This is an optimization exercise on Yosys and OpenROAD, whose aim is small area, a short achievable clock period and few clock cycles per item, not a production implementation.
Where RTL was checked, it was by simulation tests only, not by an equivalence proof against the original.
Some runs may be left out. An edit can pass the tests and still lose a function that they never use.
For runs 9 to 11, only the layout was checked, not whether the RTL still works.

Figure 1. Drive-strength map (run 1).
Scale: 2 px per micron.
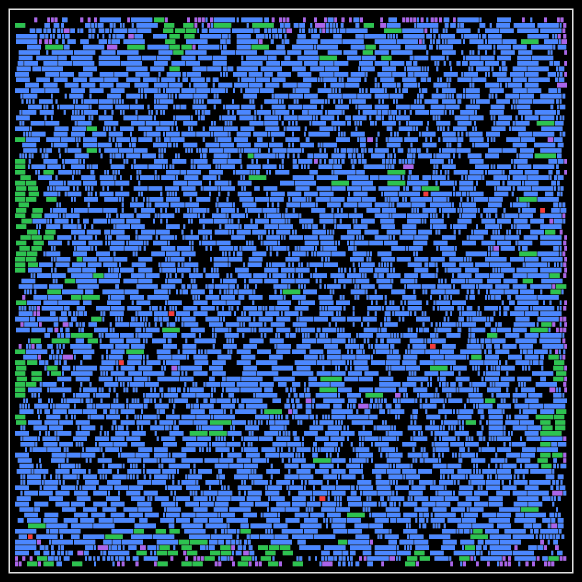
Figure 2. Cell area per tile (run 1).
Scale: 1.5 px per micron. The die is cut into 28 by 28 equal tiles; black is low, pale yellow is high, 0 to 100% covered.
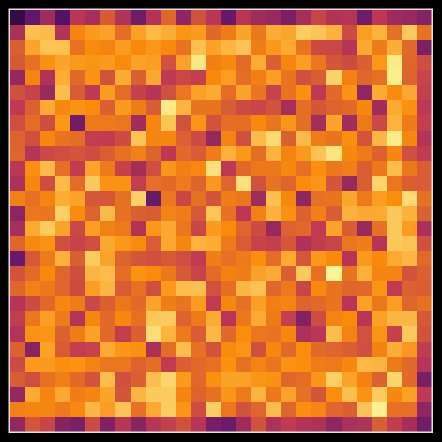
Figure 3. Wire density map (run 1).
Scale: 1.5 px per micron. The die is cut into 28 by 28 equal tiles; black is low, pale yellow is high, scaled to the fullest tile. Values are wire area over tile area, all layers added.
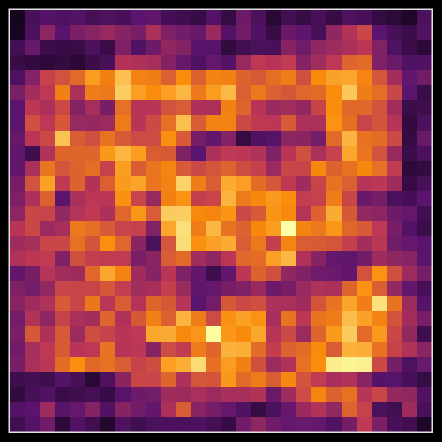
## flow/design.v in outline (module list and top-level ports)
// module fa3: 4 lines
// module xnor2m: 3 lines
// module or2m: 3 lines
// module matrix_pipeline_mac_top: 5534 lines
module matrix_pipeline_mac_top (
    input wire clk,
    input wire rst,
    input wire start,
    input wire [7:0] a11, a12, a13,
    input wire [7:0] a21, a22, a23,
    input wire [7:0] a31, a32, a33,
    input wire [7:0] b11, b12, b13,
    input wire [7:0] b21, b22, b23,
    input wire [7:0] b31, b32, b33,
    output wire [15:0] c11, c12, c13,
    output wire [15:0] c21, c22, c23,
    output wire [15:0] c31, c32, c33,
    output reg done
);
  // ...
==> flow/flow/run.sh <==
#!/bin/bash
# The standard layout, with sky130_fd_sc_hd__buf_8 as the input port buffers
# and sky130_fd_sc_hd__buf_2 as the output port buffers (ORFS otherwise buffers
# every port with the slow clkdlybuf4s50_1 delay cell).  The output buffers
# are added right after global placement (flow/post_gpl.tcl), since the
# timing-driven global placement removes buffers before it buffers the ports.
set -o pipefail
bash standard.sh BUFFER_PORTS_ARGS="-inputs -buffer_cell sky130_fd_sc_hd__buf_8" \
    POST_GLOBAL_PLACE_TCL="$PWD/flow/post_gpl.tcl" finish 2>&1 | tee standard_make.log
==> flow/flow/post_gpl.tcl <==
# Buffer the output ports after global placement, with a small buffer: the
# output paths have slack to spare.
buffer_ports -outputs -buffer_cell sky130_fd_sc_hd__buf_2
==> flow/standard.sh <==
#!/bin/bash
# synth_recipe.tcl (not shown) runs the flow's synth.tcl, then flattens the netlist and writes it again
# the make line also repeats each setting of config.mk as NAME=value (left out here)
make -C /OpenROAD-flow-scripts/flow DESIGN_CONFIG=/design/flow/config.mk WORK_HOME=/design/flow/orfs CLKGATE_MAP_FILE= SYNTH_SCRIPT=/design/flow/synth_recipe.tcl "${@:-finish}"
==> flow/config.mk <==
export PLATFORM = sky130hd
export DESIGN_NAME = matrix_pipeline_mac_top
export DESIGN_NICKNAME = matrix_pipeline_mac_top
export VERILOG_FILES = /design/flow/design.v
export SDC_FILE = /design/flow/constraint.sdc
export NUM_CORES = 4
export LEC_CHECK = 0
export CAP_MARGIN = 20
export CORE_MARGIN = 2
export CORE_UTILIZATION = 65
export SLEW_MARGIN = 20
export SYNTH_HIERARCHICAL = 1
export SYNTH_MINIMUM_KEEP_SIZE = 0
==> flow/constraint.sdc <==
create_clock -name core_clock -period 6.0 [get_ports {clk}]
set_input_delay 1.2000 -clock core_clock [delete_from_list [all_inputs] [get_ports {clk}]]
set_output_delay 1.2000 -clock core_clock [all_outputs]
set_load 0.01 [all_outputs]
==> results.sh, run 1 <==
export IMPL_ant_nets=0
export IMPL_cts_path_max_buffers=3
export IMPL_ys_ff_latch=235
export IMPL_use_met3_pct=10.59
export IMPL_slowest_stage="fa_1"
export IMPL_cts_resized=0
export IMPL_via_per_inst=6.419
export IMPL_path_buf_inv=1
export IMPL_yosysUniqueCellTypes=24
export IMPL_synth_flop_cell="edfxtp_1"
export IMPL_cp_arrival_ns=4.81
export IMPL_endpoint_kind="flop"
export IMPL_maxCapViolCount=0
export IMPL_use_met2_pct=64.22
export IMPL_multi_input_area_share_pct=76.25
export IMPL_seq_cell_count=235
export IMPL_cp_data_required_time_ns=6.28
export IMPL_post_route_period_util_pct=75.47
export IMPL_routed_wl_met2_microns=72420
export IMPL_use_met1_pct=52.77
export IMPL_synth_area_leaders="fa_1 (60%), edfxtp_1 (14%), nand2_1 (13%)"
export IMPL_stdcell_count=5635
export IMPL_gr_total_overflow=0
export IMPL_synth_nets=6252
export IMPL_status="finished clean"
export IMPL_synth_warnings=7
export IMPL_synth_area_leader_cell="fa_1"
export IMPL_finalSetupViolations=0
export IMPL_dp_hpwl_microns=105900
export IMPL_muxShareOfSynthArea_pct=0
export IMPL_clk_latency_ns=0.56
export IMPL_synth_xor_area_share_pct=3.476
export IMPL_post_route_min_period_ns=4.528
export IMPL_synth_most_common_cell="nand2_1"
export IMPL_io_pins=292
export IMPL_drc_errors=0
export IMPL_async_flop_share_pct=0.4255
export IMPL_multi_input_area_sq_mm=0.04134
export IMPL_wl_met1_microns=52530
export IMPL_fin_area_sq_mm=0.05422
export IMPL_diodes=2
export IMPL_hold_viol_final=0
export IMPL_fp_dieW_microns=281.0
export IMPL_fin_ws_ns=1.472
export IMPL_fin_skew_ns=0
export IMPL_dp_cells=5574
export IMPL_multi_input_cells=3907
export IMPL_clkCellAreaFrac_pct=2.176
Testbench counts for the RTL of run 1, summed over its fixed seeds: cycles 960, items 960.
Notes on Figure 1 above:
legend:
  purple:
    size: _2 cells
    cells: 182
  blue:
    size: _0 and _1 cells
    cells: 4222
  red:
    size: _3 and _4 cells
    cells: 7
  green:
    size: _6 and larger
    cells: 192

Notes on Figure 2 above:
fullest tile: 97%
tiles over 75% full: 31%
mean over tiles: 67%
Starting Density: 65.68%
Core Area: 0.07595 sq mm
Util after Layout: 71.40%

Notes on Figure 3 above:
fullest tile: 0.70
densest ninth of the die: center
mean over tiles: 0.33
tiles over half the peak: 46%
gr usage total: 40.34%
via count: 36170

==> run 2, diff against run 1 <==
--- a/flow/config.mk
+++ b/flow/config.mk
@@ -10,2 +10,3 @@
 export CORE_UTILIZATION = 65
+export CTS_BUF_LIST = sky130_fd_sc_hd__clkbuf_8
 export SLEW_MARGIN = 20
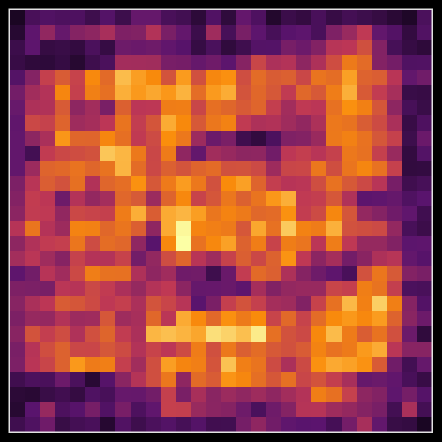
Figure 4: run 2, wire density map.
Scale: 1.5 px per micron. The die is cut into 28 by 28 equal tiles; black is low, pale yellow is high, scaled to the fullest tile. Values are wire area over tile area, all layers added.
gr usage total: 40.26%
via count: 36180
WL/cell: 26.64 microns
WL final: 150700 microns

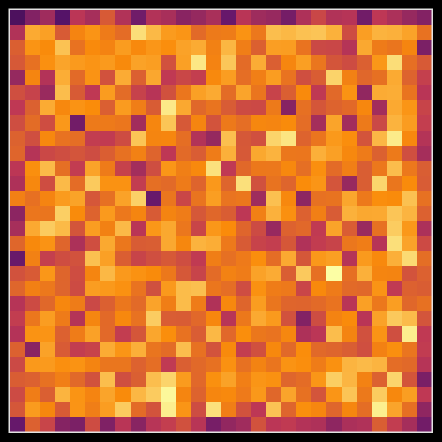
Figure 5: run 2, cell area per tile.
Scale: 1.5 px per micron. The die is cut into 28 by 28 equal tiles; black is low, pale yellow is high, 0 to 100% covered.
tiles over 75% full: 30%
fullest tile: 100%
mean over tiles: 67%
Util after Layout: 71.11%

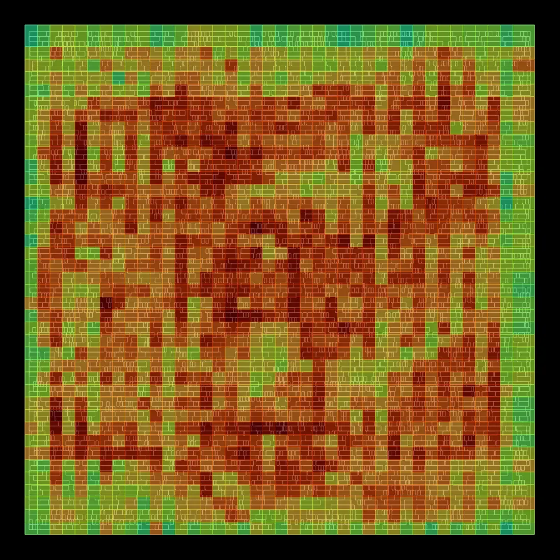
Figure 6: run 2, routing congestion map.
routing usage on met3: 10.69%
met2 Use GR: 64.30%
most used routing layer: met2

==> run 2 against run 1 <==
  * Still clean on timing, DRC and antenna
  * Cell count up 0.35%
  * Flip-flop and latch count stayed put
  * Clock-buffer cell count is 5 higher
  * Setup slack improved by 0.092 ns
  * Global-route usage is 0.080 points lower
  * Core utilization shrank 0.28 points
  * Via count about the same
  * Clock skew is the same
  * Critical endpoint is now t32_r5
==> results.sh, run 2 <==
export IMPL_multi_input_area_share_pct=76.55
export IMPL_fin_skew_ns=0
export IMPL_ant_nets=0
export IMPL_synth_area_leader_cell="fa_1"
export IMPL_muxShareOfSynthArea_pct=0
export IMPL_path_buf_inv=1
export IMPL_synth_xor_area_share_pct=3.476
export IMPL_fin_ws_ns=1.564
export IMPL_gr_total_overflow=0
export IMPL_seq_cell_count=235
export IMPL_cp_data_required_time_ns=6.35
export IMPL_synth_area_leaders="fa_1 (60%), edfxtp_1 (14%), nand2_1 (13%)"
export IMPL_drc_errors=0
export IMPL_cts_path_max_buffers=3
export IMPL_status="finished clean"
export IMPL_maxCapViolCount=0
export IMPL_endpoint_kind="flop"
export IMPL_yosysUniqueCellTypes=24
export IMPL_fp_dieW_microns=281.0
export IMPL_cp_arrival_ns=4.79
export IMPL_slowest_stage="fa_1"
export IMPL_post_route_period_util_pct=73.94
export IMPL_clk_latency_ns=0.65
export IMPL_dp_hpwl_microns=105900
export IMPL_io_pins=292
export IMPL_hold_viol_final=0
export IMPL_finalSetupViolations=0
export IMPL_diodes=3
export IMPL_synth_most_common_cell="nand2_1"
export IMPL_core_area_sq_mm=0.07595
export IMPL_use_met1_pct=52.71
export IMPL_ys_ff_latch=235
export IMPL_async_flop_share_pct=0.4255
export IMPL_wl_met1_microns=52350
export IMPL_cts_resized=0
export IMPL_synth_warnings=7
Figure 7. Drive-strength map (run 2).
Scale: 2 px per micron.
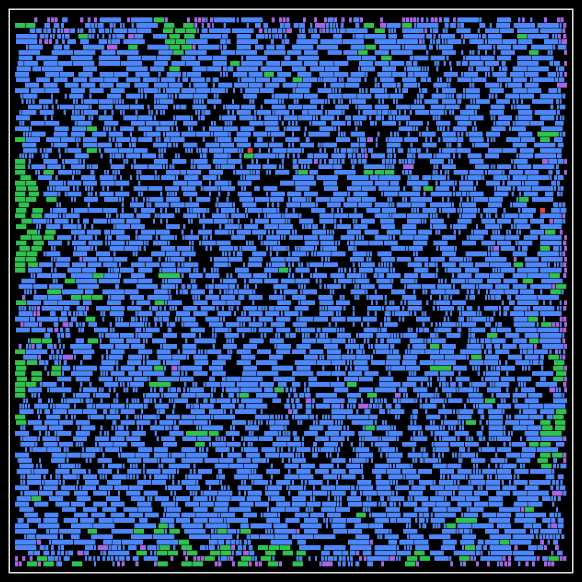

==> run 3, diff against run 2 <==
--- a/flow/config.mk
+++ b/flow/config.mk
@@ -9,3 +9,3 @@
 export CORE_MARGIN = 2
-export CORE_UTILIZATION = 65
+export CORE_UTILIZATION = 55
 export CTS_BUF_LIST = sky130_fd_sc_hd__clkbuf_8
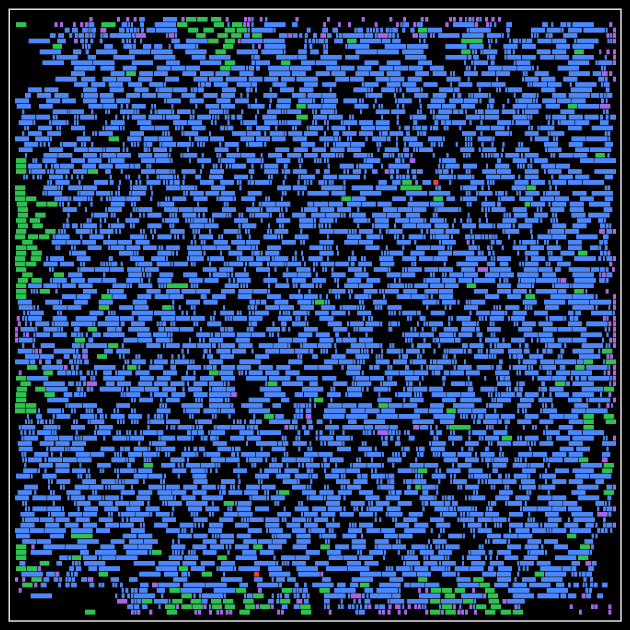
Figure 8: run 3, drive-strength map.
Scale: 2 px per micron.
legend:
  blue:
    size: _0 and _1 cells
    cells: 4234
  red:
    size: _3 and _4 cells
    cells: 2
  purple:
    size: _2 cells
    cells: 186
  green:
    size: _6 and larger
    cells: 204
final worst slack: 1.627 ns
final instance area: 0.05419 sq mm
Area Overhead vs Synth: 8.623%
Signal buffers: 293

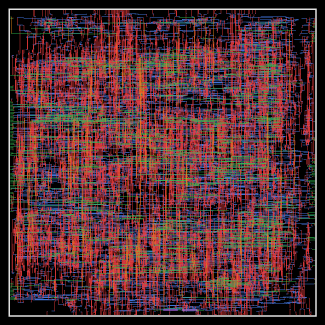
Figure 9: run 3, metal layers overlaid.
Scale: 1 px per micron.
legend:
  orange:
    layer: metal 4
    wire_length: 5400 microns
  green:
    layer: metal 3
    wire_length: 14400 microns
  red:
    layer: metal 2
    wire_length: 76.7 mm
  blue:
    layer: metal 1
    wire_length: 57.3 mm
  purple:
    layer: metal 5
    wire_length: 26.7 microns

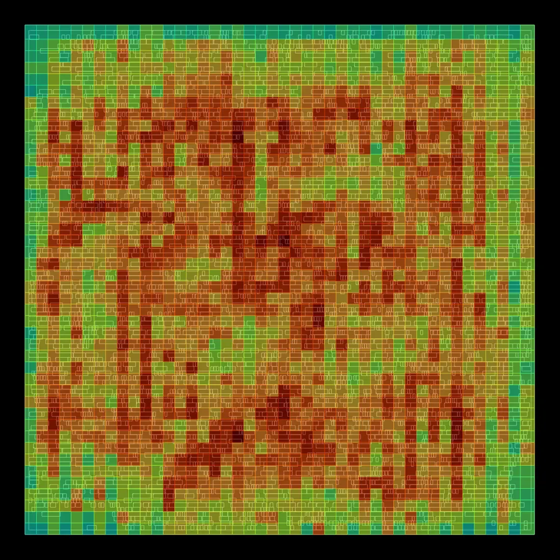
Figure 10: run 3, routing congestion map.
WL/cell: 26.50 microns
gr usage total: 34.31%
GR Util met1: 44.89%
met2 Use GR: 57.58%

==> run 3 against run 2 <==
  * Still clean on timing, DRC and antenna
  * Die area rose by 18%
  * Flip-flop and latch count did not move
  * Setup slack improved by 0.063 ns
  * Sequential share of layout area barely moved
  * Worst hold slack got worse by 0.069 ns
  * Area after synthesis did not move
  * Critical path type unchanged
==> results.sh, run 3 <==
export IMPL_status="finished clean"
export IMPL_synth_area_leader_cell="fa_1"
export IMPL_clk_latency_ns=0.72
export IMPL_endpoint_kind="flop"
export IMPL_multi_input_area_share_pct=76.30
export IMPL_finalSetupViolations=0
export IMPL_grt_busiest_layer="met2"
export IMPL_hold_viol_final=0
export IMPL_synth_most_common_cell="nand2_1"
export IMPL_drc_errors=0
export IMPL_synth_warnings=7
export IMPL_cts_path_max_buffers=3
export IMPL_muxShareOfSynthArea_pct=0
export IMPL_diodes=2
export IMPL_io_pins=292
export IMPL_async_flop_share_pct=0.4255
export IMPL_dp_hpwl_microns=109300
export IMPL_ant_nets=0
export IMPL_post_route_period_util_pct=72.88
export IMPL_slowest_stage="fa_1"
export IMPL_fp_dieW_microns=305.2
export IMPL_final_core_util_pct=60.20
export IMPL_synth_xor_area_share_pct=3.476
export IMPL_cp_arrival_ns=4.81
export IMPL_seq_cell_count=235
export IMPL_yosysUniqueCellTypes=24
export IMPL_ys_ff_latch=235
export IMPL_synth_area_leaders="fa_1 (60%), edfxtp_1 (14%), nand2_1 (13%)"
export IMPL_cts_resized=0
Figure 11. Cell area per tile (run 3).
Scale: 1 px per micron. The die is cut into 31 by 31 equal tiles; black is low, pale yellow is high, 0 to 100% covered.
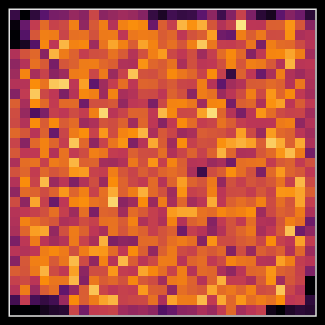

==> run 4, diff against run 3 <==
==> flow/flow/run.sh (replaced) <==
#!/bin/bash
# The standard layout, with sky130_fd_sc_hd__buf_6 as the input port buffers
# and sky130_fd_sc_hd__buf_2 as the output port buffers (ORFS otherwise buffers
# every port with the slow clkdlybuf4s50_1 delay cell).  The output buffers
# are added right after global placement (flow/post_gpl.tcl), since the
# timing-driven global placement removes buffers before it buffers the ports.
set -o pipefail
bash standard.sh BUFFER_PORTS_ARGS="-inputs -buffer_cell sky130_fd_sc_hd__buf_6" \
    POST_GLOBAL_PLACE_TCL="$PWD/flow/post_gpl.tcl" finish 2>&1 | tee standard_make.log
--- a/flow/config.mk
+++ b/flow/config.mk
@@ -9,3 +9,3 @@
 export CORE_MARGIN = 2
-export CORE_UTILIZATION = 55
+export CORE_UTILIZATION = 65
 export CTS_BUF_LIST = sky130_fd_sc_hd__clkbuf_8
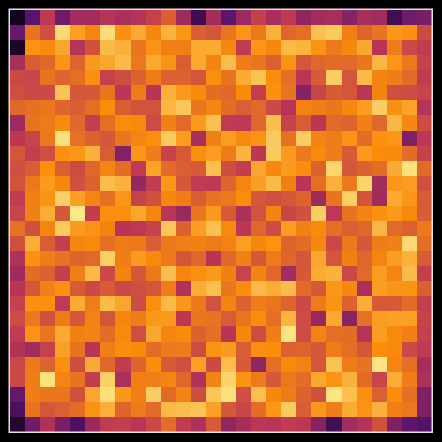
Figure 12: run 4, cell area per tile.
Scale: 1.5 px per micron. The die is cut into 28 by 28 equal tiles; black is low, pale yellow is high, 0 to 100% covered.
fullest tile: 95%
tiles over 75% full: 28%
mean over tiles: 66%

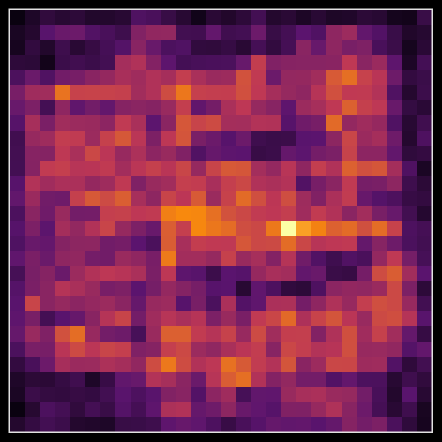
Figure 13: run 4, wire density map.
Scale: 1.5 px per micron. The die is cut into 28 by 28 equal tiles; black is low, pale yellow is high, scaled to the fullest tile. Values are wire area over tile area, all layers added.
densest ninth of the die: center
mean over tiles: 0.34
tiles over half the peak: 21%
fullest tile: 0.95
WL/cell: 26.69 microns
gr usage total: 40.13%

==> run 4 against run 3 <==
  * Via count grew 2.6%
  * Clock-buffer cell count grew 4
  * Area after synthesis is the same
  * Design area shrank 1.4%
  * Highest routed layer unchanged
==> results.sh, run 4 <==
export IMPL_cts_resized=0
export IMPL_n_all_buffers=293
export IMPL_muxShareOfSynthArea_pct=0
export IMPL_synth_warnings=7
export IMPL_drt_initial_drc_count=3673
export IMPL_ant_nets=0
export IMPL_use_met3_pct=10.19
export IMPL_multi_input_area_share_pct=77.42
export IMPL_yosysUniqueCellTypes=24
export IMPL_slowest_stage="fa_1"
export IMPL_grt_busiest_layer="met2"
export IMPL_port_buffers=291
export IMPL_clk_latency_ns=0.66
export IMPL_post_route_period_util_pct=74.96
export IMPL_finalSetupViolations=0
export IMPL_dp_hpwl_microns=106800
export IMPL_use_met2_pct=63.30
export IMPL_synth_area_leader_cell="fa_1"
export IMPL_hold_class="input port to async pin"
export IMPL_cts_path_max_buffers=3
export IMPL_hold_viol_final=0
export IMPL_regArea_sq_mm=0.007052
export IMPL_use_met1_pct=52.55
export IMPL_largest_class="multi-input combinational cells"
export IMPL_synth_xor_area_share_pct=3.476
export IMPL_endpoint_kind="flop"
export IMPL_diodes=4
export IMPL_io_pins=292
export IMPL_drc_errors=0
export IMPL_fp_dieW_microns=281.0
export IMPL_status="finished clean"
export IMPL_final_core_util_pct=70.32
export IMPL_cp_arrival_ns=4.89
export IMPL_pre_cts_slack_ns=0.8653
export IMPL_async_flop_share_pct=0.4255
export IMPL_synth_area_leaders="fa_1 (60%), edfxtp_1 (14%), nand2_1 (13%)"
export IMPL_ys_ff_latch=235
export IMPL_initial_utilization_pct=65.68
export IMPL_seq_cell_count=235
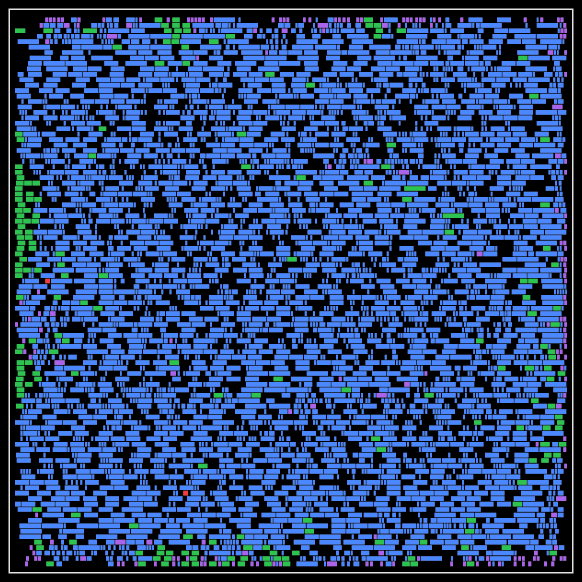
Figure 14: run 4, drive-strength map.
Scale: 2 px per micron.
final instance area: 0.05340 sq mm
final worst slack: 1.503 ns
Area Overhead vs Synth: 7.050%

Figure 15. Routing congestion map (run 4).
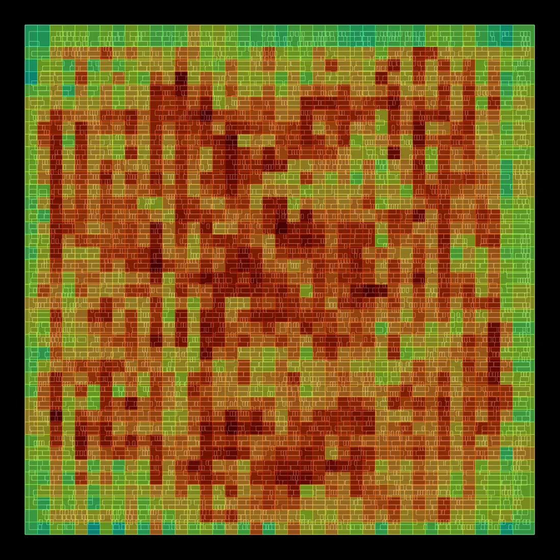

==> run 5, diff against run 4 <==
==> flow/flow/run.sh (replaced) <==
#!/bin/bash
# The standard layout, with sky130_fd_sc_hd__buf_8 as the input port buffers
# and sky130_fd_sc_hd__buf_1 as the output port buffers (ORFS otherwise buffers
# every port with the slow clkdlybuf4s50_1 delay cell).  The output buffers
# are added right after global placement (flow/post_gpl.tcl), since the
# timing-driven global placement removes buffers before it buffers the ports.
set -o pipefail
bash standard.sh BUFFER_PORTS_ARGS="-inputs -buffer_cell sky130_fd_sc_hd__buf_8" \
    POST_GLOBAL_PLACE_TCL="$PWD/flow/post_gpl.tcl" finish 2>&1 | tee standard_make.log
==> flow/flow/post_gpl.tcl (replaced) <==
# Buffer the output ports after global placement, with a small buffer: the
# output paths have slack to spare.
buffer_ports -outputs -buffer_cell sky130_fd_sc_hd__buf_1
--- a/flow/config.mk
+++ b/flow/config.mk
@@ -9,4 +9,5 @@
 export CORE_MARGIN = 2
-export CORE_UTILIZATION = 65
+export CORE_UTILIZATION = 55
 export CTS_BUF_LIST = sky130_fd_sc_hd__clkbuf_8
+export SETUP_SLACK_MARGIN = 1.7
 export SLEW_MARGIN = 20
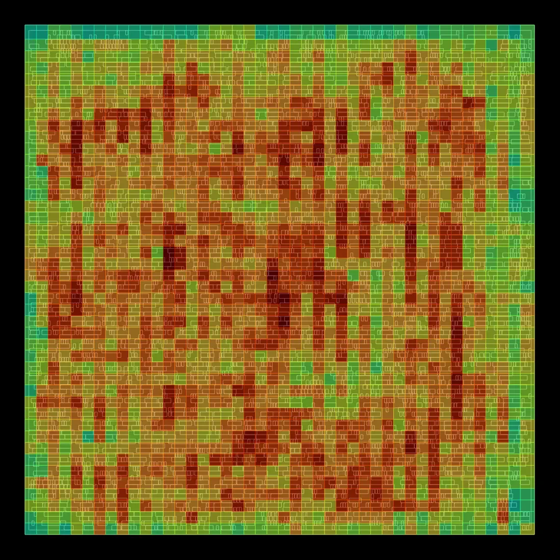
Figure 16: run 5, routing congestion map.
gr usage total: 35.30%
met2 Use GR: 57.04%
WL/cell: 27.34 microns
GR Util met1: 49.50%
routing usage on met3: 5.831%

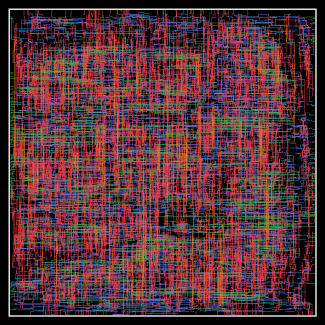
Figure 17: run 5, metal layers overlaid.
Scale: 1 px per micron.
legend:
  red:
    layer: metal 2
    wire_length: 76.0 mm
  green:
    layer: metal 3
    wire_length: 14800 microns
  blue:
    layer: metal 1
    wire_length: 62.4 mm
  orange:
    layer: metal 4
    wire_length: 5610 microns
WL final: 158700 microns
via count: 35410

==> run 5 against run 4 <==
  * Clock-buffer cell count fell by 4
  * Still clean
  * Sequential share of layout area shrank 0.45 points
  * Area after synthesis stayed put
  * Via count shrank 2.5%
  * Highest routed layer is now met4
  * Cell count is 2.6% higher
  * Non-clock buffer count increased by 1
==> results.sh, run 5 <==
export IMPL_dp_hpwl_microns=111600
export IMPL_post_route_period_util_pct=71.68
export IMPL_synth_area_leader_cell="fa_1"
export IMPL_numClockSinks=235
export IMPL_synth_area_leaders="fa_1 (60%), edfxtp_1 (14%), nand2_1 (13%)"
export IMPL_slowest_stage="fa_2"
export IMPL_fin_area_sq_mm=0.05531
export IMPL_multi_input_area_share_pct=77.02
export IMPL_pre_cts_slack_ns=1.010
export IMPL_regToRegSetupSlack_ns=5.22
export IMPL_fp_dieW_microns=305.2
export IMPL_rsz0062_at_grt="true"
export IMPL_fin_ws_ns=1.699
export IMPL_grt_busiest_layer="met2"
export IMPL_hold_viol_final=0
export IMPL_finalSetupViolations=0
export IMPL_diodes=1
export IMPL_regArea_sq_mm=0.007052
export IMPL_drc_errors=0
export IMPL_cts_resized=0
export IMPL_status="finished clean"
export IMPL_initial_utilization_pct=55.42
export IMPL_endpoint_kind="flop"
export IMPL_io_pins=292
export IMPL_ant_nets=0
export IMPL_muxShareOfSynthArea_pct=0
export IMPL_async_flop_share_pct=0.4255
export IMPL_area_growth_pct=10.87
export IMPL_yosysUniqueCellTypes=24
export IMPL_synth_warnings=7
export IMPL_final_core_util_pct=61.45
export IMPL_port_buffers=291
export IMPL_hold_class="input port to async pin"
export IMPL_largest_class="multi-input combinational cells"
export IMPL_drt_initial_drc_count=2993
export IMPL_synth_xor_area_share_pct=3.476
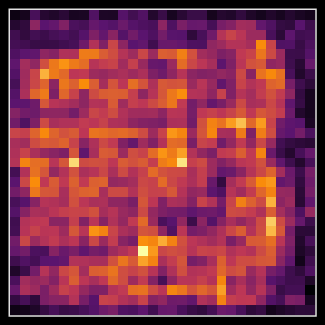
Figure 18: run 5, wire density map.
Scale: 1 px per micron. The die is cut into 31 by 31 equal tiles; black is low, pale yellow is high, scaled to the fullest tile. Values are wire area over tile area, all layers added.
tiles over half the peak: 34%
fullest tile: 0.68
mean over tiles: 0.28
nearly empty tiles: 0.10%

==> run 6, diff against run 5 <==
--- a/flow/config.mk
+++ b/flow/config.mk
@@ -11,3 +11,3 @@
 export CTS_BUF_LIST = sky130_fd_sc_hd__clkbuf_8
-export SETUP_SLACK_MARGIN = 1.7
+export GPL_ROUTABILITY_DRIVEN = 0
 export SLEW_MARGIN = 20
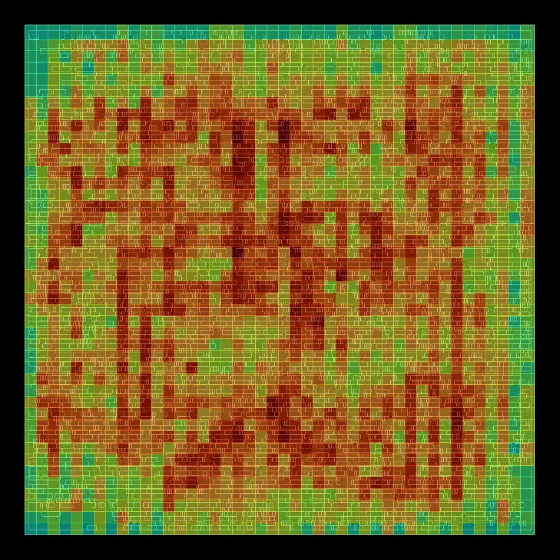
Figure 19: run 6, routing congestion map.
met2 Use GR: 56.76%
GR Util met1: 45.03%
routing usage on met3: 6.794%
gr usage total: 34.30%
Util after Layout: 59.96%

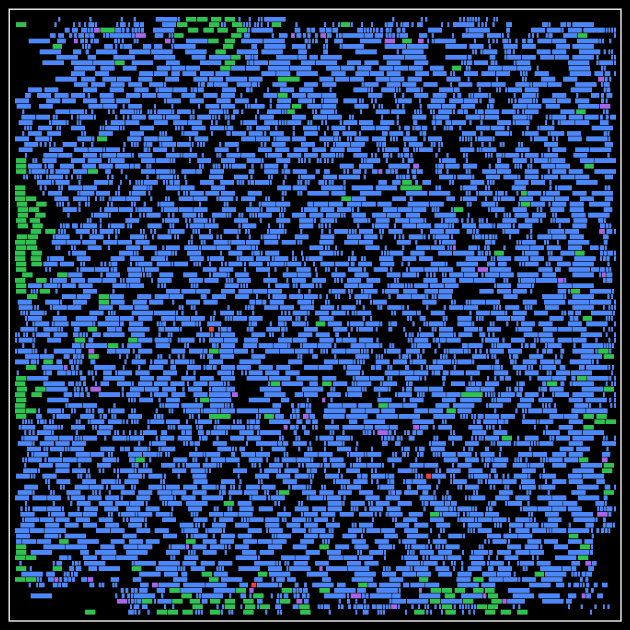
Figure 20: run 6, drive-strength map.
Scale: 2 px per micron.
Area Overhead vs Synth: 8.179%
final instance area: 0.05397 sq mm
final worst slack: 1.615 ns

==> run 6 against run 5 <==
  * Still clean on timing, DRC and antenna
  * Clock-buffer cell count fell by 1
  * Sequential share of layout area rose by 0.32 points
  * Clock skew did not move
  * Critical path type unchanged
==> results.sh, run 6 <==
export IMPL_regArea_sq_mm=0.007052
export IMPL_drc_errors=0
export IMPL_synth_edff_count=234
export IMPL_port_buffers=291
export IMPL_core_area_sq_mm=0.09001
export IMPL_dp_hpwl_microns=109100
export IMPL_synth_area_leaders="fa_1 (60%), edfxtp_1 (14%), nand2_1 (13%)"
export IMPL_hold_class="input port to async pin"
export IMPL_synth_top_cell_area_share_pct=59.59
export IMPL_cts_resized=0
export IMPL_drt_initial_drc_count=3112
export IMPL_initial_utilization_pct=55.42
export IMPL_regToRegSetupSlack_ns=5.23
export IMPL_synth_warnings=7
export IMPL_cts_tree="yes"
export IMPL_layout_commonest_cell="nand2_1"
export IMPL_yosysUniqueCellTypes=24
export IMPL_path_buf_inv=1
export IMPL_async_flop_share_pct=0.4255
export IMPL_buf_share_pct=5.121
export IMPL_synth_nets=6252
export IMPL_pre_cts_slack_ns=0.9326
export IMPL_synth_xor_area_share_pct=3.476
export IMPL_seq_cell_count=235
export IMPL_multi_input_cells=3907
export IMPL_ant_nets=0
export IMPL_largest_class="multi-input combinational cells"
export IMPL_synth_top_cells_by_count="nand2_1 (1782), fa_1 (1485), clkbuf_1 (288), edfxtp_1 (234), xnor2_1 (144)"
export IMPL_multi_input_area_share_pct=76.61
export IMPL_endpoint_kind="flop"
export IMPL_finalSetupViolations=0
export IMPL_synthCells=4539
export IMPL_synth_area_leader_cell="fa_1"
export IMPL_numClockSinks=235
export IMPL_status="finished clean"
export IMPL_hold_viol_final=0
export IMPL_taps=1176
export IMPL_r2r_cells=1
export IMPL_diodes=2
export IMPL_layout_drive_gt1_share_pct=5.339
export IMPL_synth_most_common_cell="nand2_1"
export IMPL_cts_clk_slew_worst_paths_ns=0.05
export IMPL_rsz0062_at_grt="false"
export IMPL_muxShareOfSynthArea_pct=0
export IMPL_cp_max_fo=24
export IMPL_fp_dieW_microns=305.2
export IMPL_io_pins=292
export IMPL_post_route_period_util_pct=73.08
export IMPL_slowest_stage="fa_1"
export IMPL_grt_busiest_layer="met2"
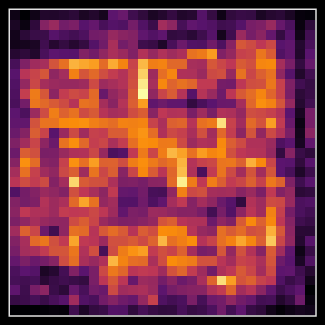
Figure 21: run 6, wire density map.
Scale: 1 px per micron. The die is cut into 31 by 31 equal tiles; black is low, pale yellow is high, scaled to the fullest tile. Values are wire area over tile area, all layers added.
nearly empty tiles: 1.1%
tiles over half the peak: 37%
fullest tile: 0.66
mean over tiles: 0.28
WL final: 153400 microns
via count: 35370
WL/cell: 26.43 microns

==> run 7, diff against run 6 <==
--- a/flow/config.mk
+++ b/flow/config.mk
@@ -11,3 +11,2 @@
 export CTS_BUF_LIST = sky130_fd_sc_hd__clkbuf_8
-export GPL_ROUTABILITY_DRIVEN = 0
 export SLEW_MARGIN = 20
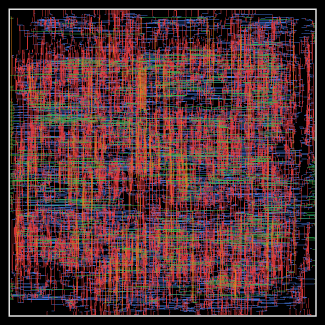
Figure 22: run 7, metal layers overlaid.
Scale: 1 px per micron.
legend:
  orange:
    layer: metal 4
    wire_length: 6370 microns
  blue:
    layer: metal 1
    wire_length: 57.7 mm
  red:
    layer: metal 2
    wire_length: 75.3 mm
  green:
    layer: metal 3
    wire_length: 14000 microns

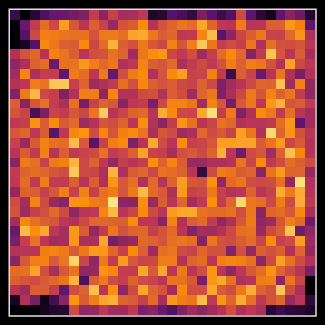
Figure 23: run 7, cell area per tile.
Scale: 1 px per micron. The die is cut into 31 by 31 equal tiles; black is low, pale yellow is high, 0 to 100% covered.
Core Area: 0.09001 sq mm
Starting Density: 55.42%

==> run 7 against run 6 <==
  * Clock-buffer cell count unchanged
  * Synthesized cell count unchanged
  * Register-to-register slack about the same
  * Worst hold slack unchanged
  * Wire length did not move
  * Area after synthesis unchanged
  * Critical path type unchanged
  * Critical endpoint unchanged
==> results.sh, run 7 <==
export IMPL_status="finished clean"
export IMPL_synthCells=4539
export IMPL_fin_area_sq_mm=0.05397
export IMPL_area_growth_pct=8.179
export IMPL_path_buf_inv=1
export IMPL_cts_clk_slew_worst_paths_ns=0.05
export IMPL_regArea_sq_mm=0.007052
export IMPL_multi_input_area_share_pct=76.61
export IMPL_use_met1_pct=45.03
export IMPL_synth_xor_area_share_pct=3.476
export IMPL_post_route_period_util_pct=73.08
export IMPL_synth_area_leader_cell="fa_1"
export IMPL_synth_warnings=7
export IMPL_cts_resized=0
export IMPL_pre_cts_slack_ns=0.9326
export IMPL_muxShareOfSynthArea_pct=0
export IMPL_synth_area_leaders="fa_1 (60%), edfxtp_1 (14%), nand2_1 (13%)"
export IMPL_buf_share_pct=5.121
export IMPL_synth_most_common_cell="nand2_1"
export IMPL_grt_usage_pct=34.30
export IMPL_hold_viol_final=0
export IMPL_cp_max_fo=24
export IMPL_drt_initial_drc_count=3112
export IMPL_diodes=2
export IMPL_synth_top_cell_area_share_pct=59.59
export IMPL_seq_cell_count=235
export IMPL_layout_commonest_cell="nand2_1"
export IMPL_largest_class="multi-input combinational cells"
export IMPL_use_met3_pct=6.794
export IMPL_routedWlPerCell_microns=26.43
export IMPL_numClockSinks=235
export IMPL_synth_nets=6252
export IMPL_ant_nets=0
export IMPL_async_flop_share_pct=0.4255
export IMPL_multi_input_cells=3907
export IMPL_synth_edff_count=234
export IMPL_vias=35370
export IMPL_endpoint_kind="flop"
export IMPL_layout_drive_gt1_share_pct=5.339
==> run 8, diff against run 7 <==
--- a/flow/config.mk
+++ b/flow/config.mk
@@ -11,2 +11,3 @@
 export CTS_BUF_LIST = sky130_fd_sc_hd__clkbuf_8
+export PLACE_DENSITY = 0.75
 export SLEW_MARGIN = 20
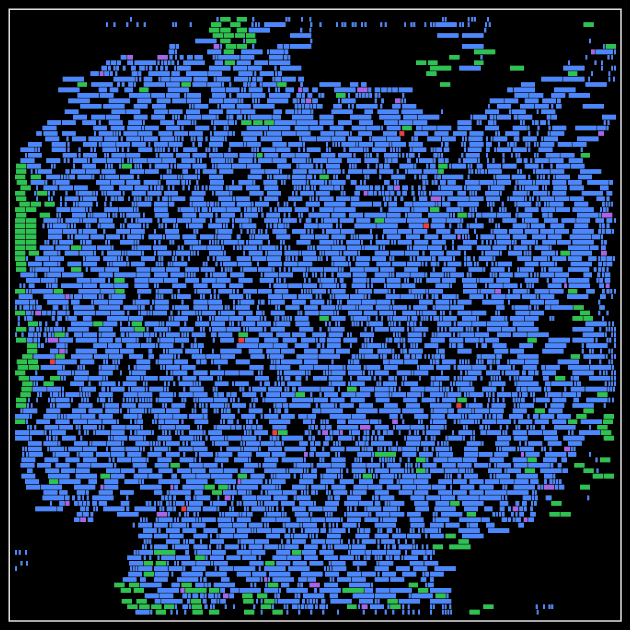
Figure 24: run 8, drive-strength map.
Scale: 2 px per micron.
legend:
  red:
    size: _3 and _4 cells
    cells: 7
  purple:
    size: _2 cells
    cells: 45
  green:
    size: _6 and larger
    cells: 207
  blue:
    size: _0 and _1 cells
    cells: 4378
final instance area: 0.05413 sq mm
Area Overhead vs Synth: 8.515%
final worst slack: 1.628 ns

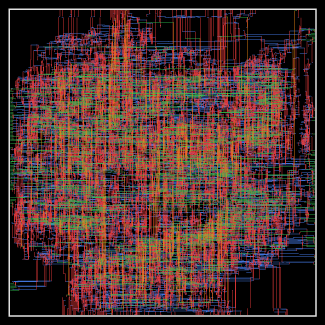
Figure 25: run 8, metal layers overlaid.
Scale: 1 px per micron.
WL/cell: 26.39 microns
gr usage total: 34.18%
WL final: 153400 microns

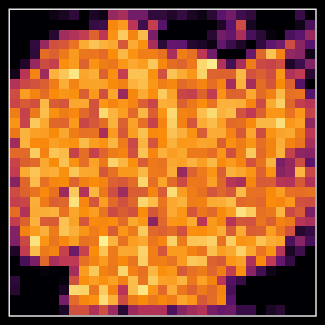
Figure 26: run 8, cell area per tile.
Scale: 1 px per micron. The die is cut into 31 by 31 equal tiles; black is low, pale yellow is high, 0 to 100% covered.
nearly empty tiles: 11%
fullest tile: 97%
mean over tiles: 56%
tiles over 75% full: 31%
Util after Layout: 60.14%

==> run 8 against run 7 <==
  * Flip-flop and latch count unchanged
  * Non-clock buffer count did not move
  * Core utilization increased by 0.19 points
  * Design area increased by 0.31%
  * Worst hold slack got worse by 0.0015 ns
  * Area after synthesis stayed put
  * Cell count up 0.19%
  * Critical path type unchanged
  * Largest cell class unchanged
==> results.sh, run 8 <==
export IMPL_status="finished clean"
export IMPL_io_pins=292
export IMPL_use_met3_pct=11.06
export IMPL_core_area_sq_mm=0.09001
export IMPL_initial_utilization_pct=55.42
export IMPL_regArea_sq_mm=0.007052
export IMPL_buf_share_pct=5.106
export IMPL_stdcell_count=5815
export IMPL_die_h_microns=305.2
export IMPL_fin_skew_ns=0
export IMPL_ant_nets=0
export IMPL_synth_area_leader_cell="fa_1"
export IMPL_yosysSeqAreaShare_pct=14.14
export IMPL_cts_clk_slew_worst_paths_ns=0.06
export IMPL_numClockSinks=235
export IMPL_path_buf_inv=1
export IMPL_layout_commonest_cell="nand2_1"
export IMPL_muxShareOfSynthArea_pct=0
export IMPL_synthCells=4539
export IMPL_synth_most_common_cell="nand2_1"
export IMPL_vias=36860
export IMPL_post_route_period_util_pct=72.86
export IMPL_endpoint_kind="flop"
export IMPL_pre_cts_slack_ns=0.9563
export IMPL_largest_class="multi-input combinational cells"
export IMPL_drt_initial_drc_count=4320
export IMPL_async_flop_share_pct=0.4255
export IMPL_synth_top_cell_area_share_pct=59.59
export IMPL_seq_cell_count=235
export IMPL_synth_area_leaders="fa_1 (60%), edfxtp_1 (14%), nand2_1 (13%)"
export IMPL_cts_resized=0
export IMPL_dp_hpwl_microns=107900
export IMPL_cp_max_fo=24
export IMPL_diodes=2
export IMPL_multi_input_cells=3907
export IMPL_synth_xor_area_share_pct=3.476
export IMPL_synth_edff_count=234
export IMPL_slowest_stage="fa_1"
export IMPL_use_met1_pct=44.04
export IMPL_layout_drive_gt1_share_pct=5.586
export IMPL_synth_warnings=7
Figure 27. Wire density map (run 8).
Scale: 1 px per micron. The die is cut into 31 by 31 equal tiles; black is low, pale yellow is high, scaled to the fullest tile. Values are wire area over tile area, all layers added.
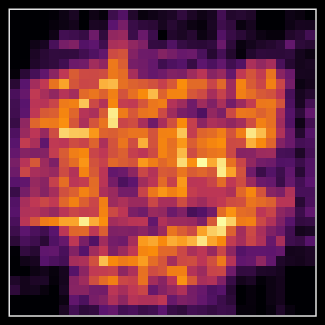

--- run 9: outline of the changes from run 8 ---
flow/design.v: 5544 -> 5490 lines; modules unchanged: 3
  matrix_pipeline_mac_top: edited, 5534 -> 5480 lines
--- a/flow/flow/run.sh
+++ b/flow/flow/run.sh
@@ -1,5 +1,5 @@
 #!/bin/bash
 # The standard layout, with sky130_fd_sc_hd__buf_8 as the input port buffers
-# and sky130_fd_sc_hd__buf_1 as the output port buffers (ORFS otherwise buffers
+# and sky130_fd_sc_hd__buf_2 as the output port buffers (ORFS otherwise buffers
 # every port with the slow clkdlybuf4s50_1 delay cell).  The output buffers
 # are added right after global placement (flow/post_gpl.tcl), since the
==> flow/flow/post_gpl.tcl (replaced) <==
# Buffer the output ports after global placement, with a small buffer: the
# output paths have slack to spare.
buffer_ports -outputs -buffer_cell sky130_fd_sc_hd__buf_2
--- a/flow/config.mk
+++ b/flow/config.mk
@@ -10,5 +10,4 @@
 export CORE_UTILIZATION = 55
 export CTS_BUF_LIST = sky130_fd_sc_hd__clkbuf_8
-export PLACE_DENSITY = 0.75
 export SLEW_MARGIN = 20
 export SYNTH_HIERARCHICAL = 1
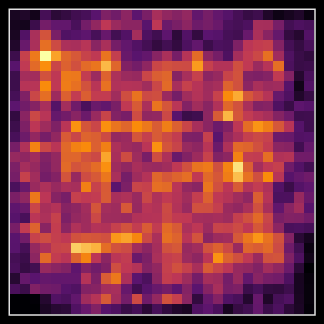
Figure 28: run 9, wire density map.
Scale: 1 px per micron. The die is cut into 30 by 30 equal tiles; black is low, pale yellow is high, scaled to the fullest tile. Values are wire area over tile area, all layers added.
WL/cell: 27.63 microns
via count: 35320
gr usage total: 35.80%
WL final: 159700 microns

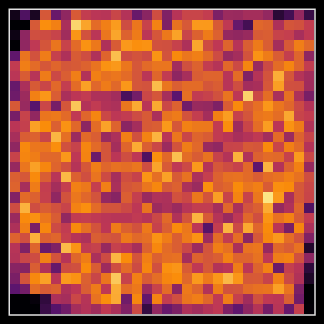
Figure 29: run 9, cell area per tile.
Scale: 1 px per micron. The die is cut into 30 by 30 equal tiles; black is low, pale yellow is high, 0 to 100% covered.
Starting Density: 55.29%
Core Area: 0.08974 sq mm
Util after Layout: 60.16%

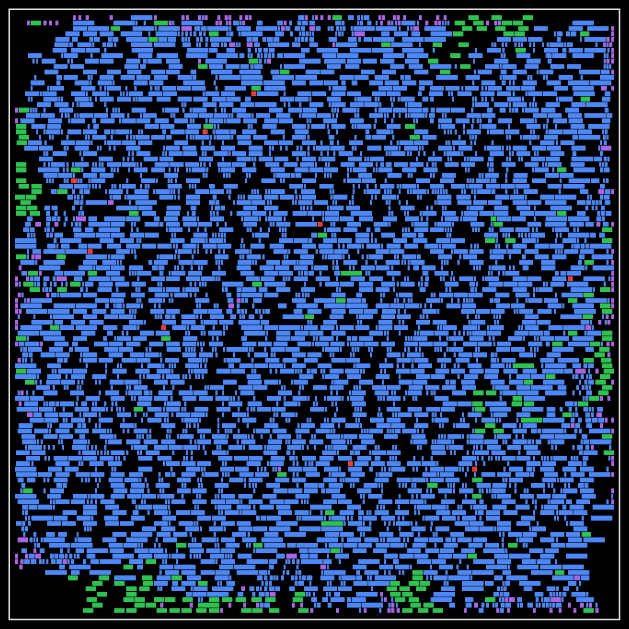
Figure 30: run 9, drive-strength map.
Scale: 2 px per micron.
legend:
  red:
    size: _3 and _4 cells
    cells: 9
  blue:
    size: _0 and _1 cells
    cells: 4206
  purple:
    size: _2 cells
    cells: 185
  green:
    size: _6 and larger
    cells: 203

==> run 9 against run 8 <==
  * Still clean on timing, DRC and antenna
  * Via count shrank 4.2%
  * Critical endpoint is now c22[15]
  * Critical path depth shrank 1
  * Fmax shrank 3.5%
  * Clock-buffer cell count shrank 1
==> results.sh, run 9 <==
export IMPL_seq_cell_count=235
export IMPL_fin_skew_ns=0
export IMPL_synth_area_leader_cell="fa_1"
export IMPL_die_h_microns=304.4
export IMPL_fin_ws_ns=1.469
export IMPL_largest_class="multi-input combinational cells"
export IMPL_use_met1_pct=49.73
export IMPL_cts_clk_slew_worst_paths_ns=0.07
export IMPL_stdcell_count=5780
export IMPL_slowest_stage="edfxtp_1"
export IMPL_yosysSeqAreaShare_pct=14.21
export IMPL_synth_top_cell_area_share_pct=59.92
export IMPL_endpoint_kind="output port"
export IMPL_synth_area_leaders="fa_1 (60%), edfxtp_1 (14%), nand2_1 (13%)"
export IMPL_fin_area_sq_mm=0.05398
export IMPL_multi_input_cells=3871
export IMPL_async_flop_share_pct=0.4255
export IMPL_post_route_period_util_pct=75.51
export IMPL_synth_most_common_cell="nand2_1"
export IMPL_ant_nets=0
export IMPL_muxShareOfSynthArea_pct=0
export IMPL_synth_warnings=7
export IMPL_layout_commonest_cell="nand2_1"
export IMPL_synth_xor_area_share_pct=3.177
export IMPL_synthCells=4503
export IMPL_use_met3_pct=8.622
export IMPL_regArea_sq_mm=0.007052
export IMPL_pre_cts_slack_ns=0.8725
export IMPL_io_pins=292
export IMPL_status="finished clean"
export IMPL_ys_ff_latch=235
export IMPL_layout_drive_gt1_share_pct=8.625
export IMPL_root_buffer="clkbuf_8"
export IMPL_cp_max_fo=2
export IMPL_numClockSinks=235
export IMPL_diodes=1
export IMPL_path_buf_inv=2
==> run 10, diff against run 9 <==
--- a/flow/flow/run.sh
+++ b/flow/flow/run.sh
@@ -2,3 +2,3 @@
 # The standard layout, with sky130_fd_sc_hd__buf_8 as the input port buffers
-# and sky130_fd_sc_hd__buf_2 as the output port buffers (ORFS otherwise buffers
+# and sky130_fd_sc_hd__buf_1 as the output port buffers (ORFS otherwise buffers
 # every port with the slow clkdlybuf4s50_1 delay cell).  The output buffers
==> flow/flow/post_gpl.tcl (replaced) <==
# Buffer the output ports after global placement, with a small buffer: the
# output paths have slack to spare.
buffer_ports -outputs -buffer_cell sky130_fd_sc_hd__buf_1
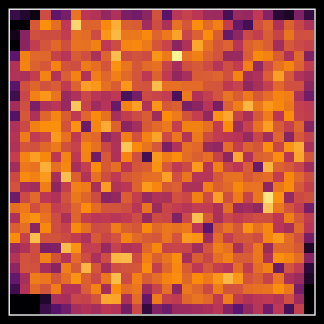
Figure 31: run 10, cell area per tile.
Scale: 1 px per micron. The die is cut into 30 by 30 equal tiles; black is low, pale yellow is high, 0 to 100% covered.
mean over tiles: 56%
fullest tile: 98%
tiles over 75% full: 9.1%

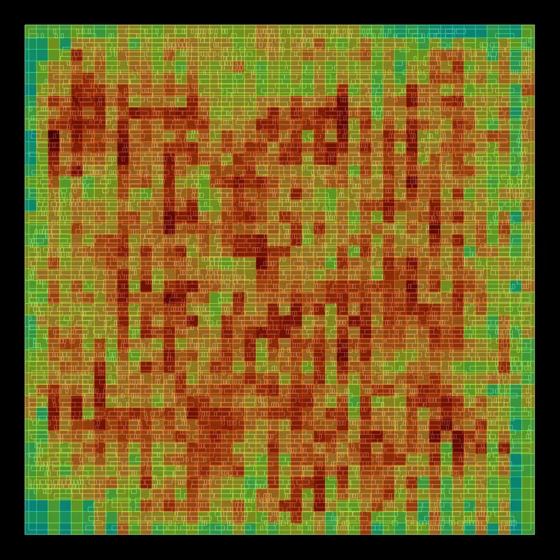
Figure 32: run 10, routing congestion map.
met2 Use GR: 56.30%
WL/cell: 27.54 microns
GR Util met1: 49.70%
routing usage on met3: 7.974%

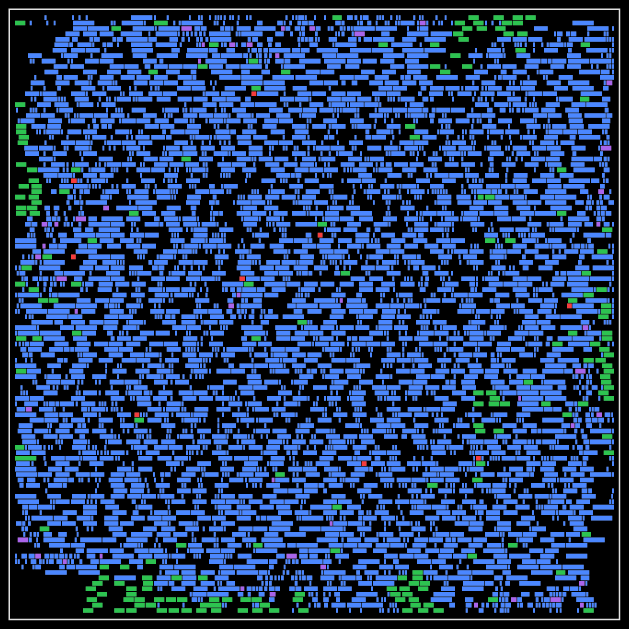
Figure 33: run 10, drive-strength map.
Scale: 2 px per micron.
final worst slack: 1.547 ns
Area Overhead vs Synth: 8.256%
Signal buffers: 294

==> run 10 against run 9 <==
  * Critical path depth is the same
  * Core utilization shrank 0.30 points
  * Global-route usage shrank 0.098 points
  * Synthesized cell count is the same
  * Highest routed layer unchanged
==> results.sh, run 10 <==
export IMPL_regArea_sq_mm=0.007052
export IMPL_stdcell_count=5775
export IMPL_post_route_period_util_pct=74.22
export IMPL_largest_class="multi-input combinational cells"
export IMPL_grt_usage_pct=35.70
export IMPL_cp_max_fo=2
export IMPL_synth_area_leader_cell="fa_1"
export IMPL_numClockSinks=235
export IMPL_layout_drive_gt1_share_pct=5.546
export IMPL_path_buf_inv=2
export IMPL_status="finished clean"
export IMPL_cts_clk_slew_worst_paths_ns=0.07
export IMPL_initial_utilization_pct=55.29
export IMPL_root_buffer="clkbuf_8"
export IMPL_synth_area_leaders="fa_1 (60%), edfxtp_1 (14%), nand2_1 (13%)"
export IMPL_fin_skew_ns=0
export IMPL_synth_xor_area_share_pct=3.177
export IMPL_ant_nets=0
export IMPL_seq_cell_count=235
export IMPL_muxShareOfSynthArea_pct=0
export IMPL_core_area_sq_mm=0.08974
export IMPL_synth_top_cell_area_share_pct=59.92
export IMPL_multi_input_cells=3871
export IMPL_synthCells=4503
export IMPL_vias=35350
export IMPL_pre_cts_slack_ns=0.8727
export IMPL_fin_area_sq_mm=0.05371
export IMPL_final_core_util_pct=59.86
export IMPL_finalWirelength_microns=159000
export IMPL_synth_most_common_cell="nand2_1"
export IMPL_synth_warnings=7
--- run 11 (changed files replaced; the others as in run 10) ---
removed: flow/flow/run.sh
removed: flow/flow/post_gpl.tcl
removed: flow/standard.sh
==> flow/design.v <==
module mac_dot3 (
    input wire [7:0] x1, x2, x3,
    input wire [7:0] y1, y2, y3,
    output wire [15:0] s
);
    assign s = x1 * y1 + x2 * y2 + x3 * y3;
endmodule
module matrix_pipeline_mac_top (
    input wire clk,
    input wire rst,
    input wire start,
    input wire [7:0] a11, a12, a13,
    input wire [7:0] a21, a22, a23,
    input wire [7:0] a31, a32, a33,
    input wire [7:0] b11, b12, b13,
    input wire [7:0] b21, b22, b23,
    input wire [7:0] b31, b32, b33,
    output reg [15:0] c11, c12, c13,
    output reg [15:0] c21, c22, c23,
    output reg [15:0] c31, c32, c33,
    output reg done
);
    wire [15:0] p11, p12, p13, p21, p22, p23, p31, p32, p33;
    mac_dot3 d11 (.x1(a11), .x2(a12), .x3(a13), .y1(b11), .y2(b21), .y3(b31), .s(p11));
    mac_dot3 d12 (.x1(a11), .x2(a12), .x3(a13), .y1(b12), .y2(b22), .y3(b32), .s(p12));
    mac_dot3 d13 (.x1(a11), .x2(a12), .x3(a13), .y1(b13), .y2(b23), .y3(b33), .s(p13));
    mac_dot3 d21 (.x1(a21), .x2(a22), .x3(a23), .y1(b11), .y2(b21), .y3(b31), .s(p21));
    mac_dot3 d22 (.x1(a21), .x2(a22), .x3(a23), .y1(b12), .y2(b22), .y3(b32), .s(p22));
    mac_dot3 d23 (.x1(a21), .x2(a22), .x3(a23), .y1(b13), .y2(b23), .y3(b33), .s(p23));
    mac_dot3 d31 (.x1(a31), .x2(a32), .x3(a33), .y1(b11), .y2(b21), .y3(b31), .s(p31));
    mac_dot3 d32 (.x1(a31), .x2(a32), .x3(a33), .y1(b12), .y2(b22), .y3(b32), .s(p32));
    mac_dot3 d33 (.x1(a31), .x2(a32), .x3(a33), .y1(b13), .y2(b23), .y3(b33), .s(p33));
    always @(posedge clk) begin
        if (start) begin
            c11 <= p11; c12 <= p12; c13 <= p13;
            c21 <= p21; c22 <= p22; c23 <= p23;
            c31 <= p31; c32 <= p32; c33 <= p33;
        end
    end
    always @(posedge clk or posedge rst) begin
        if (rst)
            done <= 1'b0;
        else if (start)
            done <= 1'b1;
    end
endmodule
==> flow/run.sh <==
#!/bin/bash
# synth_recipe.tcl (not shown) runs the flow's synth.tcl, then flattens the netlist and writes it again
# the make line also repeats each setting of config.mk as NAME=value (left out here)
make -C /OpenROAD-flow-scripts/flow DESIGN_CONFIG=/design/flow/config.mk WORK_HOME=/design/flow/orfs CLKGATE_MAP_FILE= SYNTH_SCRIPT=/design/flow/synth_recipe.tcl finish
==> flow/config.mk <==
export PLATFORM = sky130hd
export DESIGN_NAME = matrix_pipeline_mac_top
export DESIGN_NICKNAME = matrix_pipeline_mac_top
export VERILOG_FILES = /design/flow/design.v
export SDC_FILE = /design/flow/constraint.sdc
export NUM_CORES = 4
export LEC_CHECK = 0
export CAP_MARGIN = 20
export CORE_MARGIN = 2
export CORE_UTILIZATION = 40
export SLEW_MARGIN = 20
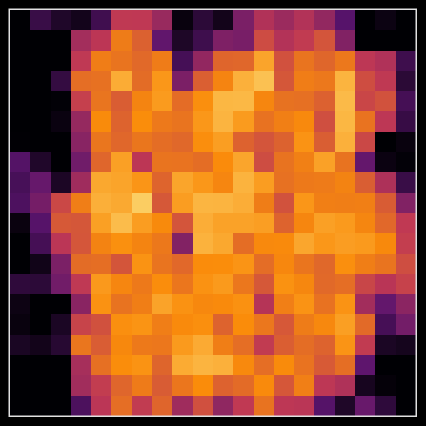
Figure 34: run 11, cell area per tile.
Scale: 1 px per micron. The die is cut into 20 by 20 equal tiles; black is low, pale yellow is high, 0 to 100% covered.
Util after Layout: 54.61%
Starting Density: 40.21%
Core Area: 0.1604 sq mm

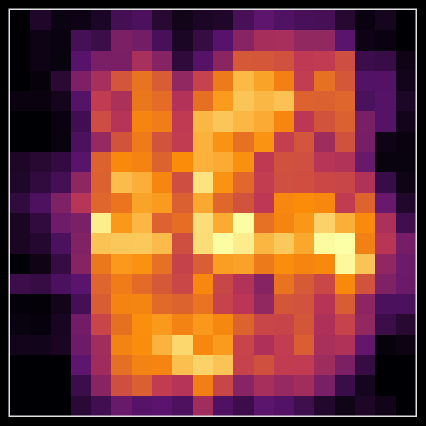
Figure 35: run 11, wire density map.
Scale: 1 px per micron. The die is cut into 20 by 20 equal tiles; black is low, pale yellow is high, scaled to the fullest tile. Values are wire area over tile area, all layers added.
tiles over half the peak: 47%
fullest tile: 0.55
nearly empty tiles: 7.5%
emptiest ninth of the die: upper left
gr usage total: 28.46%
WL final: 228600 microns

==> run 11 against run 10 <==
  * The layout now fails its checks (negative setup slack)
  * Setup slack got worse by 2.0 ns
  * Area after synthesis grew 30%
  * Die area up 78%
  * Cell count is 79% higher
  * Critical path type is now input port to flop
  * Sequential share of layout area shrank 8.2 points
  * First-iteration DRC count rose by 6.5%
  * Via count is 44% higher
  * Non-clock buffer count increased by 1190
==> results.sh, run 11 <==
export IMPL_path_buf_inv=8
export IMPL_seq_cell_count=145
export IMPL_muxShareOfSynthArea_pct=0.04657
export IMPL_finalSetupViolations=73
export IMPL_synth_top_cell_area_share_pct=44.15
export IMPL_synth_most_common_cell="inv_1"
export IMPL_post_route_period_util_pct=108.1
export IMPL_cts_clk_slew_worst_paths_ns=0.08
export IMPL_n_all_buffers=1484
export IMPL_area_growth_pct=35.82
export IMPL_routedWlPerCell_microns=22.17
export IMPL_status="failed layout checks"
export IMPL_so_faults="negative setup slack"
export IMPL_largest_class="multi-input combinational cells"
export IMPL_fin_ws_ns=-0.4861
export IMPL_synthCells=6918
export IMPL_fin_skew_ns=0
export IMPL_fin_area_sq_mm=0.08758
export IMPL_regArea_sq_mm=0.004349
export IMPL_cp_max_fo=5
export IMPL_synth_warnings=1
export IMPL_ant_nets=0
export IMPL_use_met3_pct=4.809
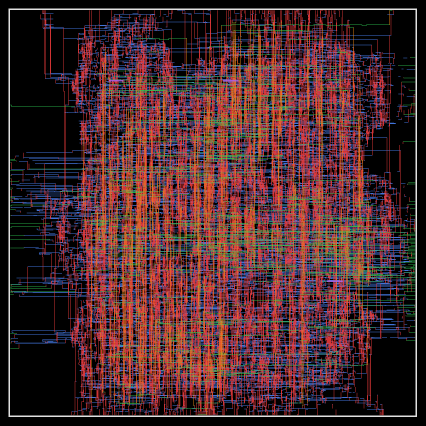
Figure 36: run 11, metal layers overlaid.
Scale: 1 px per micron.
legend:
  blue:
    layer: metal 1
    wire_length: 87.2 mm
  purple:
    layer: metal 5
    wire_length: 40.5 microns
  orange:
    layer: metal 4
    wire_length: 18500 microns
  red:
    layer: metal 2
    wire_length: 107 mm
  green:
    layer: metal 3
    wire_length: 16100 microns


==> screenshots <==
Metal layers overlaid.
(a)
Scale: 1.5 px per micron.
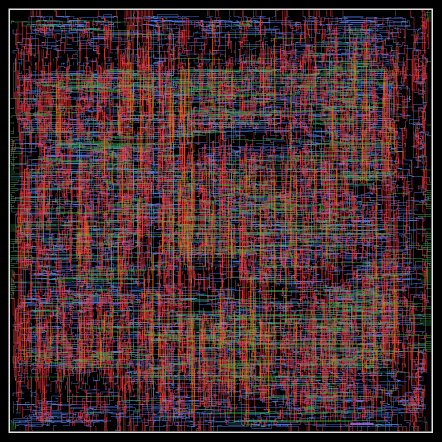
(b)
Scale: 1 px per micron.
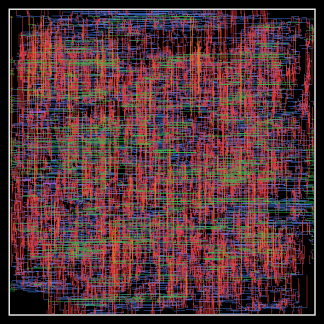
(b) is run 10.
(a) is run 2.
The one with the largest die is (b).

Key to (a):
legend:
  green:
    layer: metal 3
    wire_length: 18500 microns
  red:
    layer: metal 2
    wire_length: 72.5 mm
  purple:
    layer: metal 5
    wire_length: 13.8 microns
  blue:
    layer: metal 1
    wire_length: 52.4 mm
  orange:
    layer: metal 4
    wire_length: 7330 microns


==> screenshots <==
Metal layers overlaid.
picture 1
Scale: 1.5 px per micron.
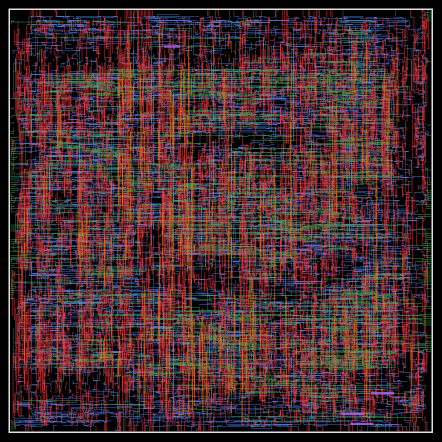
picture 2
Scale: 1 px per micron.
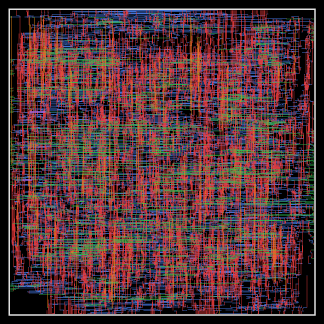
Run 9 is picture 2.
Run 1 is picture 1.

separate check: timing with driven ports:
How much do the figures lean on ideal ports? The routed layouts below were timed once more, with nothing changed but the port constraints. Step 1 (the two cells are an assumption about what drives the block):
set clk [get_ports {clk}]
set_driving_cell -lib_cell sky130_fd_sc_hd__clkbuf_16 $clk
set_driving_cell -lib_cell sky130_fd_sc_hd__buf_2 [delete_from_list [all_inputs] $clk]
Step 2 also shifts input and output timing later by t, the mid clock arrival at the registers, as if the neighbouring blocks saw the same clock. Slacks: ideal ports / drivers / drivers and shift; pairs: ideal ports / drivers.
run	t, ns	setup slack, ns	worst setup path after step 2	clock arrival spread, ns	pins driven straight from the clock port
run 1	0.625	1.472 / 1.474 / 0.849	input to register	0.024 / 0.024	1
run 2	0.703	1.564 / 1.583 / 0.880	input to register	0.040 / 0.040	1
run 3	0.775	1.627 / 1.615 / 0.869	input to register	0.033 / 0.032	1
run 4	0.716	1.503 / 1.514 / 0.799	input to register	0.032 / 0.031	1
run 5	0.738	1.699 / 1.720 / 0.982	input to register	0.061 / 0.060	1
run 6	0.764	1.615 / 1.630 / 0.866	input to register	0.053 / 0.052	1
run 7	0.764	1.615 / 1.630 / 0.866	input to register	0.053 / 0.052	1
run 8	0.776	1.628 / 1.606 / 0.830	input to register	0.034 / 0.034	1
run 9	0.793	1.469 / 1.406 / 0.779	input to register	0.086 / 0.086	1
run 10	0.779	1.547 / 1.481 / 0.774	input to register	0.058 / 0.058	1
run 11	0.657	-0.486 / -0.452 / -1.108	input to register	0.025 / 0.025	1
The setup slack of run 8, which loses most, moves by -0.022 ns with the drivers and by -0.798 ns with both steps.
